This design comes from an exercise in tuning for small area, a short achievable clock period and few clock cycles on the open sky130 flow, not from production work.
The RTL was checked by simulation tests, not by an equivalence proof against the original design.

--- design/flow/config.mk ---
export PLATFORM = sky130hd
export DESIGN_NAME = ATCONV
export DESIGN_NICKNAME = ATCONV
export VERILOG_FILES = /design/flow/design.v
export SDC_FILE = /design/flow/constraint.sdc
export NUM_CORES = 4
export LEC_CHECK = 0
export CAP_MARGIN = 20
export CORE_MARGIN = 2
export CORE_UTILIZATION = 40
export SLEW_MARGIN = 20
--- design/flow/constraint.sdc ---
create_clock -name core_clock -period 6.0 [get_ports {clk}]
set_input_delay 1.2000 -clock core_clock [delete_from_list [all_inputs] [get_ports {clk}]]
set_output_delay 1.2000 -clock core_clock [all_outputs]
set_load 0.01 [all_outputs]
--- design/flow/design.v ---
`timescale 1ns/10ps
module  ATCONV(
 input  clk,
 input  reset,
 output reg busy, 
 input  ready, 
 output reg [11:0] iaddr,
 input signed [12:0] idata,
 output reg  cwr,
 output  reg [11:0] caddr_wr,
 output reg  [12:0]  cdata_wr,
 output reg  crd,
 output reg [11:0]  caddr_rd,
 input  [12:0]  cdata_rd,
 output reg  csel
 );
reg signed[12:0]k1;
reg signed[12:0]k2;
reg signed[12:0]k3;
reg signed[12:0]k4;
reg signed[12:0]k5;
reg signed[12:0]k6;
reg signed[12:0]k7;
reg signed[12:0]k8;
reg signed[12:0]k9;
reg signed[12:0]temp;
reg signed[12:0]temp1;
reg [10:0]L1_count;
reg[4:0]kernel_count;
reg[3:0]mp_count;
reg [3:0] state, nextstate;
localparam READY = 4'd0;
localparam INPUT = 4'd1;
localparam CONV = 4'd3;
localparam WRITEL0 = 4'd5;
localparam MAXP = 4'd6;
localparam READL0 = 4'd7;
localparam WRITEL1 = 4'd8;
localparam ENDING = 4'd9;
reg [6:0] i,j,r,c;
integer kc,kr,rt,ct;
always@(posedge clk or posedge reset)begin
 if(reset) state<=READY;
 else state<=nextstate;
end
always@(posedge clk or posedge reset)begin
 if(reset) begin
  busy<=0;
  mp_count=0;
  k1<=0; k2<=0; k3<=0; k4<=0; k5<=0; k6<=0; k7<=0; k8<=0; k9<=0;
  temp<=0; temp1<=0;
  L1_count<=0;
  kernel_count<=0;
  i<=0; j<=0; r<=0; c<=0;
  iaddr<=0;
  cwr<=0; caddr_wr<=0; cdata_wr<=0;
  crd<=0; caddr_rd<=0;
  csel<=0;
 end
 else begin
 case(state)
 READY:begin
  if(ready)begin
   busy<=1;
  end
 end
 INPUT:begin
  cwr<=0;
  if(kernel_count!=9)begin
   i<=i+2;
   if(i==4)begin
    j<=j+2;
    i<=0;
    if(j==4) j<=0;
   end
  end
  rt=r+i-2;
  ct=c+j-2;
  if(rt<0) kr=0;
  else if (rt>63) kr=63;
  else kr=rt;
  if(ct<0) kc=0;
  else if(ct>63) kc=63;
  else kc=ct;
  case(kernel_count)
  0:begin
   iaddr=64*kc+kr;
  end
  1:begin
   iaddr=64*kc+kr;
   k1=idata;
  end
  2:begin
   iaddr=64*kc+kr;
   k2=idata;
  end
  3:begin
   iaddr=64*kc+kr;
   k3=idata;
  end
  4:begin
   iaddr=64*kc+kr;
   k4=idata;
  end
  5:begin
   iaddr=64*kc+kr;
   k5=idata;
  end
  6:begin
   iaddr=64*kc+kr;
   k6=idata;
  end
  7:begin
   iaddr=64*kc+kr;
   k7=idata;
  end
  8:begin
   iaddr=64*kc+kr;
   k8=idata;
  end
  9:begin
   k9=idata;
  end
  endcase
  if(kernel_count==9) kernel_count<=0;
  else   kernel_count<=kernel_count+1;
 end
 CONV:begin
  cwr<=1; csel<=0;
  caddr_wr<=64*c+r;
  temp<=k5-((k1>>4)+(k2>>3)+(k3>>4)+(k4>>2)+(k6>>2)+(k7>>4)+(k8>>3)+(k9>>4)+13'b0000000001100);
  r<=r+1;
  if(r==63)begin
   c<=c+1;
   r<=0;
  end
 end
 WRITEL0:begin
  if(temp>0) cdata_wr<=temp;
  else cdata_wr<=0;
 end
 READL0:begin
  cwr<=0;
  case(mp_count)
  1:begin
   crd<=1;
   caddr_rd<=64*i+j;
  end
  2:begin
   crd<=1;
   caddr_rd<=64*i+j+1;
   if(cdata_rd>temp1) temp1<=cdata_rd;
   else temp1<=temp1;
  end
  3:begin
   crd<=1;
   caddr_rd<=64*i+j+64;
   if(cdata_rd>temp1) temp1<=cdata_rd;
   else temp1<=temp1;
  end
  4:begin
   crd<=1;
   caddr_rd<=64*i+j+65;
   if(cdata_rd>temp1) temp1<=cdata_rd;
   else temp1<=temp1;
  end
  5:begin
   crd<=0;
   if(cdata_rd>temp1) temp1<=cdata_rd;
   else temp1<=temp1;
  end
  endcase
  mp_count<=mp_count+1;
 end
 MAXP:begin
  if(temp1%(5'b10000)==0) cdata_wr<=temp1;
  else cdata_wr<=((temp1>>4)+1)<<4;
  cwr<=1; csel<=1;
  caddr_wr=L1_count;
  mp_count<=0;
  j<=j+2;
  if(j==62)begin
   j<=0;
   i<=i+2;
  end
  L1_count<=L1_count+1;
 end
 WRITEL1:begin
  csel<=0;
  temp1<=0;
  cwr<=0;
 end
 ENDING:begin
  busy<=0;
 end
 endcase
 end
end
always@(*)begin
 case(state)
 READY:begin
  if(reset) nextstate=READY;
  else begin
   nextstate=INPUT;
  end
 end
 INPUT:begin
  if(kernel_count==9) nextstate=CONV;
  else nextstate=INPUT;
 end
 CONV:begin
  nextstate<=WRITEL0;
 end
 WRITEL0:begin
  if(64*c+r>4095) nextstate=READL0;
  else nextstate=INPUT;
 end
 READL0:begin
  if(mp_count==5) nextstate=MAXP;
  else nextstate=READL0;
 end
 MAXP:begin
  nextstate=WRITEL1;
 end
 WRITEL1:begin
  if(L1_count>1023) nextstate=ENDING;
  else nextstate=READL0;
 end
 ENDING:begin
  nextstate=READY;
 end
 default:begin
  nextstate=READY;
 end
 endcase
end
endmodule
--- design/flow/run.sh ---
#!/bin/bash
# synth_recipe.tcl (not shown) runs the flow's synth.tcl, then flattens the netlist and writes it again
# the make line also repeats each setting of config.mk as NAME=value (left out here)
make -C /OpenROAD-flow-scripts/flow DESIGN_CONFIG=/design/flow/config.mk WORK_HOME=/design/flow/orfs CLKGATE_MAP_FILE= SYNTH_SCRIPT=/design/flow/synth_recipe.tcl finish
Met1 routing:
Scale bar: 50 um.
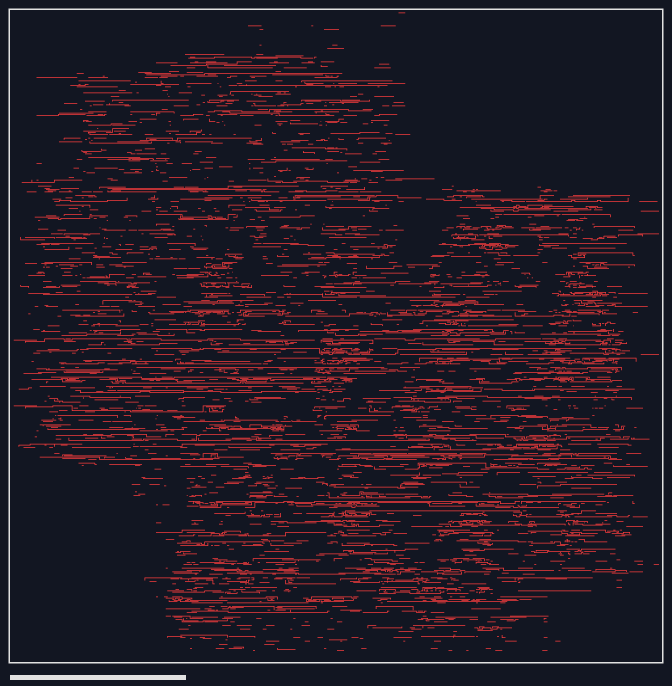
share of all routed wire: 45%
nets with wire on the layer: 1431
main direction: horizontal
vias: 9069
met1 usage: 23.3%

Signal wires on met2:
Scale bar: 50 um.
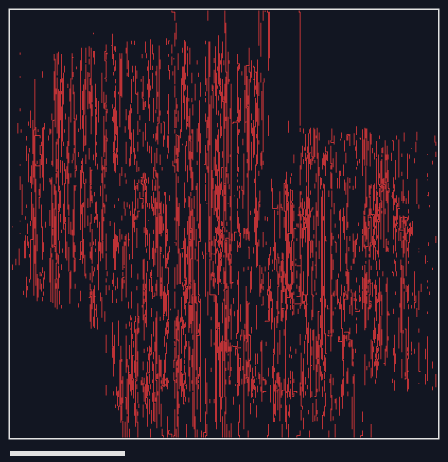
longest straight run: 91.1 um
main direction: vertical
share of all routed wire: 50%
nets with wire on the layer: 1302
met2 layer usage reported by global route: 31.0%
overall routed net length: 29200 um

The metal 3 layer:
Scale bar: 50 um.
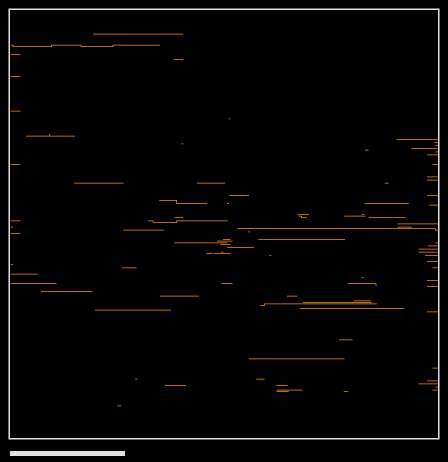
nets with wire on the layer: 67
main direction: horizontal
met3 Use GR: 2.27%

M4 wires:
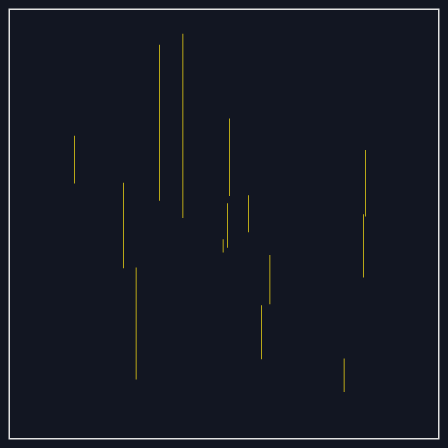
longest straight run: 79.6 um
share of all routed wire: 1.5%

Full-chip view from the flow's report step:
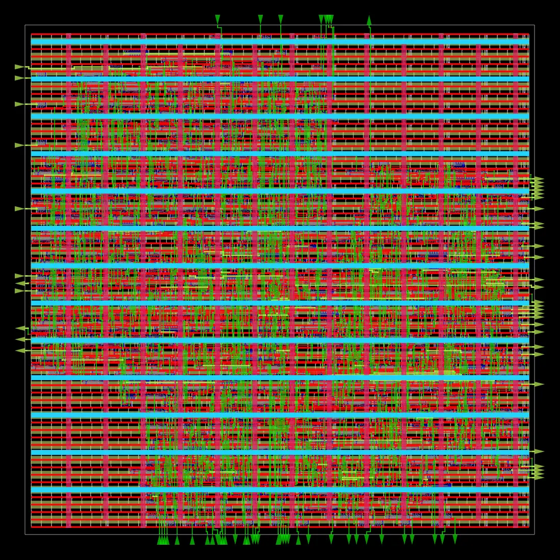
fin util: 47.4%
Die X: 186 um
DIE AREA: 34400 um2
Final Non-Filler Cells: 1818

==> summary.md <==
| Metric | Value |
|---|---|
| Routed Antenna Nets | `0` |
| Worst r2r src | `k4[5]$_DFFE_PP0P_` |
| Port bufs | `81` |
| Most common cell after layout, fill and taps aside | `dfrtp_1` |
| Clock Skew | `13.3 ps` |
| Synth top area cells | `dfrtp_1 (42%), fa_1 (11%), mux2_2 (8.2%)` |
| First-pass GRT wire length | `around 48000 um` |
| Top Usage Layer GRT | `met2` |
| Syn_area_per_cell | `10.4 um2` |
| Max Slew Vio Count | `0` |
| Worst Path Max Fanout | `2` |
| Area grow syn2layout | `16.9%` |
| ANT cells | `0` |
| Post-synthesis cell count | `1272` |
| WP data required | `~6400 ps` |
| Clk sinks | `220` |
| Total grt overflow | `0` |
| Clock transition at the registers of the reported paths | `60 ps` |
| Clock latency (worst-skew pair) | `540 ps` |
| Crit end category | `flop` |
| Fillers | `around 3.1k` |
| Fin crit share | `81.6%` |
| CLK BUF | `40` |
| DRC viols | `0` |
| Seq. cell area | `between 5000 and 6000 um2` |
| Max Cap Violations | `0` |
| CTS tree | `yes` |
| Slowest CP cell | `fa_1` |
| Wirelength per Cell | `16.1 um` |
| Fmax achieved | `204 MHz` |
| Setup TNS | `0 ps` |
| Top FF cell, synth | `dfrtp_1` |
| Register-to-Register Path Depth | `18` |
| FF-to-FF End | `temp[11]$_DFFE_PP0P_` |
| Top Ports | `just over 80` |
| Levels on crit path | `18` |
| Logic inverters | `199` |
| Slew HR | `34.2%` |
| Top cell category | `multi-input combinational cells` |
| CP endpoint | `temp[11]$_DFFE_PP0P_` |
| Dpl hpwl | `21100 um` |
| Synth cell types | `63` |
| Final #Nets | `around 1.5k` |
| Hold_buf cts | `0` |
| Worst hold start | `caddr_wr[6]$_DFFE_PP0P_` |
| Drt first pass iters | `5` |
| GPL Wtd Cong | `0.828` |
| Dpl cells | `between 1.5k and 2k` |
| Synthesized flop and latch total | `220` |
| WL met3 | `998 um` |
| Mapped Area | `13200 um2` |
| Status | `finished clean` |
| Crit. Startpoint | `k4[5]$_DFFE_PP0P_` |
| Worst reg2reg setup slack | `1100 ps` |
| Met2 wire length | `approximately 15000 um` |
| Critical path launch point type | `flop` |
| RSZ-0062 raised after global routing | `false` |
| DR top layer | `met4` |
| Commonest non-fill, non-tap cells in the layout | `dfrtp_1 (220), inv_1 (198), nand2_1 (111)` |
| Clock tree buffer depth | `3` |
| Seq_cells | `220` |
| Footprint of the multi-input gates | `6800 um2` |
| Number of CTS-inserted buffers | `27` |
| Ys Warns | `1` |
| Iter 0 DRT Violations | `about 430` |
| Synth top area share | `41.7%` |
| CP top delay family | `adder cells` |
| CTS root buf | `clkbuf_16` |
| Non-CTS buffers | `87` |
| Leading area contributor after synthesis | `dfrtp_1` |
| Class of the worst hold path | `reg2reg` |
| CP Buf/Inv Count | `4` |
| Initial antenna violation count | `0` |
Testbench counts, summed over its fixed seeds: cycles 1,835,072.
cell families after synthesis:
kind of cell,synth area share (%)
AO/OA/AOI/OAI,9.50
flip-flops,41.7
XOR/XNOR,3.52
buffers and inverters,6.80
adder cells (fa/ha/maj),18.4
multiplexers,9.42
AND/OR/NAND/NOR,10.6
other,0.0569
through the flow:
step	hold WS, ps	area (um2)
after CTS	474	15400
after global placement	454	14500
final	466	15400
after floorplan	440	13200
after detailed placement	461	14500
after global routing	499	15400
Yosys cell counts, types with 4 or more instances:
library cell / count
nand3b_1: 5
ha_1: 80
nand3_1: 34
nor3b_1: 5
mux2i_1: 6
mux2_1: 9
xnor2_1: 45
o21ai_0: 77
nor3_1: 15
xor2_1: 8
nor4_1: 6
nand4_1: 13
o31ai_1: 4
fa_1: 71
nand2_1: 111
a22oi_1: 8
dfrtp_1: 220
a31oi_1: 8
a21oi_1: 39
a32oi_1: 4
mux2_2: 96
inv_1: 199
nor2b_1: 6
a211oi_1: 14
nand2b_1: 10
and3_1: 6
nor2_1: 72
a21o_1: 10
clkbuf_1: 29
o21a_1: 6

-- static timing again, ports no longer ideal --
The results above use ideal ports. As a check the final layout listed here was re-extracted and re-timed, cells and wires unchanged.
Step 1 (the two cells are an assumption about what drives the block):
set clk [get_ports {clk}]
set_driving_cell -lib_cell sky130_fd_sc_hd__clkbuf_16 $clk
set_driving_cell -lib_cell sky130_fd_sc_hd__buf_2 [delete_from_list [all_inputs] $clk]
Step 2 adds t to the input delays and takes it off the output delays; t is the mean of the earliest and latest rising clock arrival at the registers after step 1. Input paths then give back, and output paths get back, about the clock's delay inside the block.
Slacks: no drivers / after step 1 / after step 2; pairs: no drivers / after step 1.
shift t [ns]: 0.581
slack for setup (ns): 1.103 / 1.103 / 1.103
worst hold slack (ns): 0.466 / 0.466 / 0.466
worst setup path after step 2: register to register
latest minus earliest clock arrival (ns): 0.017 / 0.017
After both steps setup and hold are still met in this run. For this run, drivers alone change the setup slack by 0.000 ns; drivers and shift together by 0.000 ns.
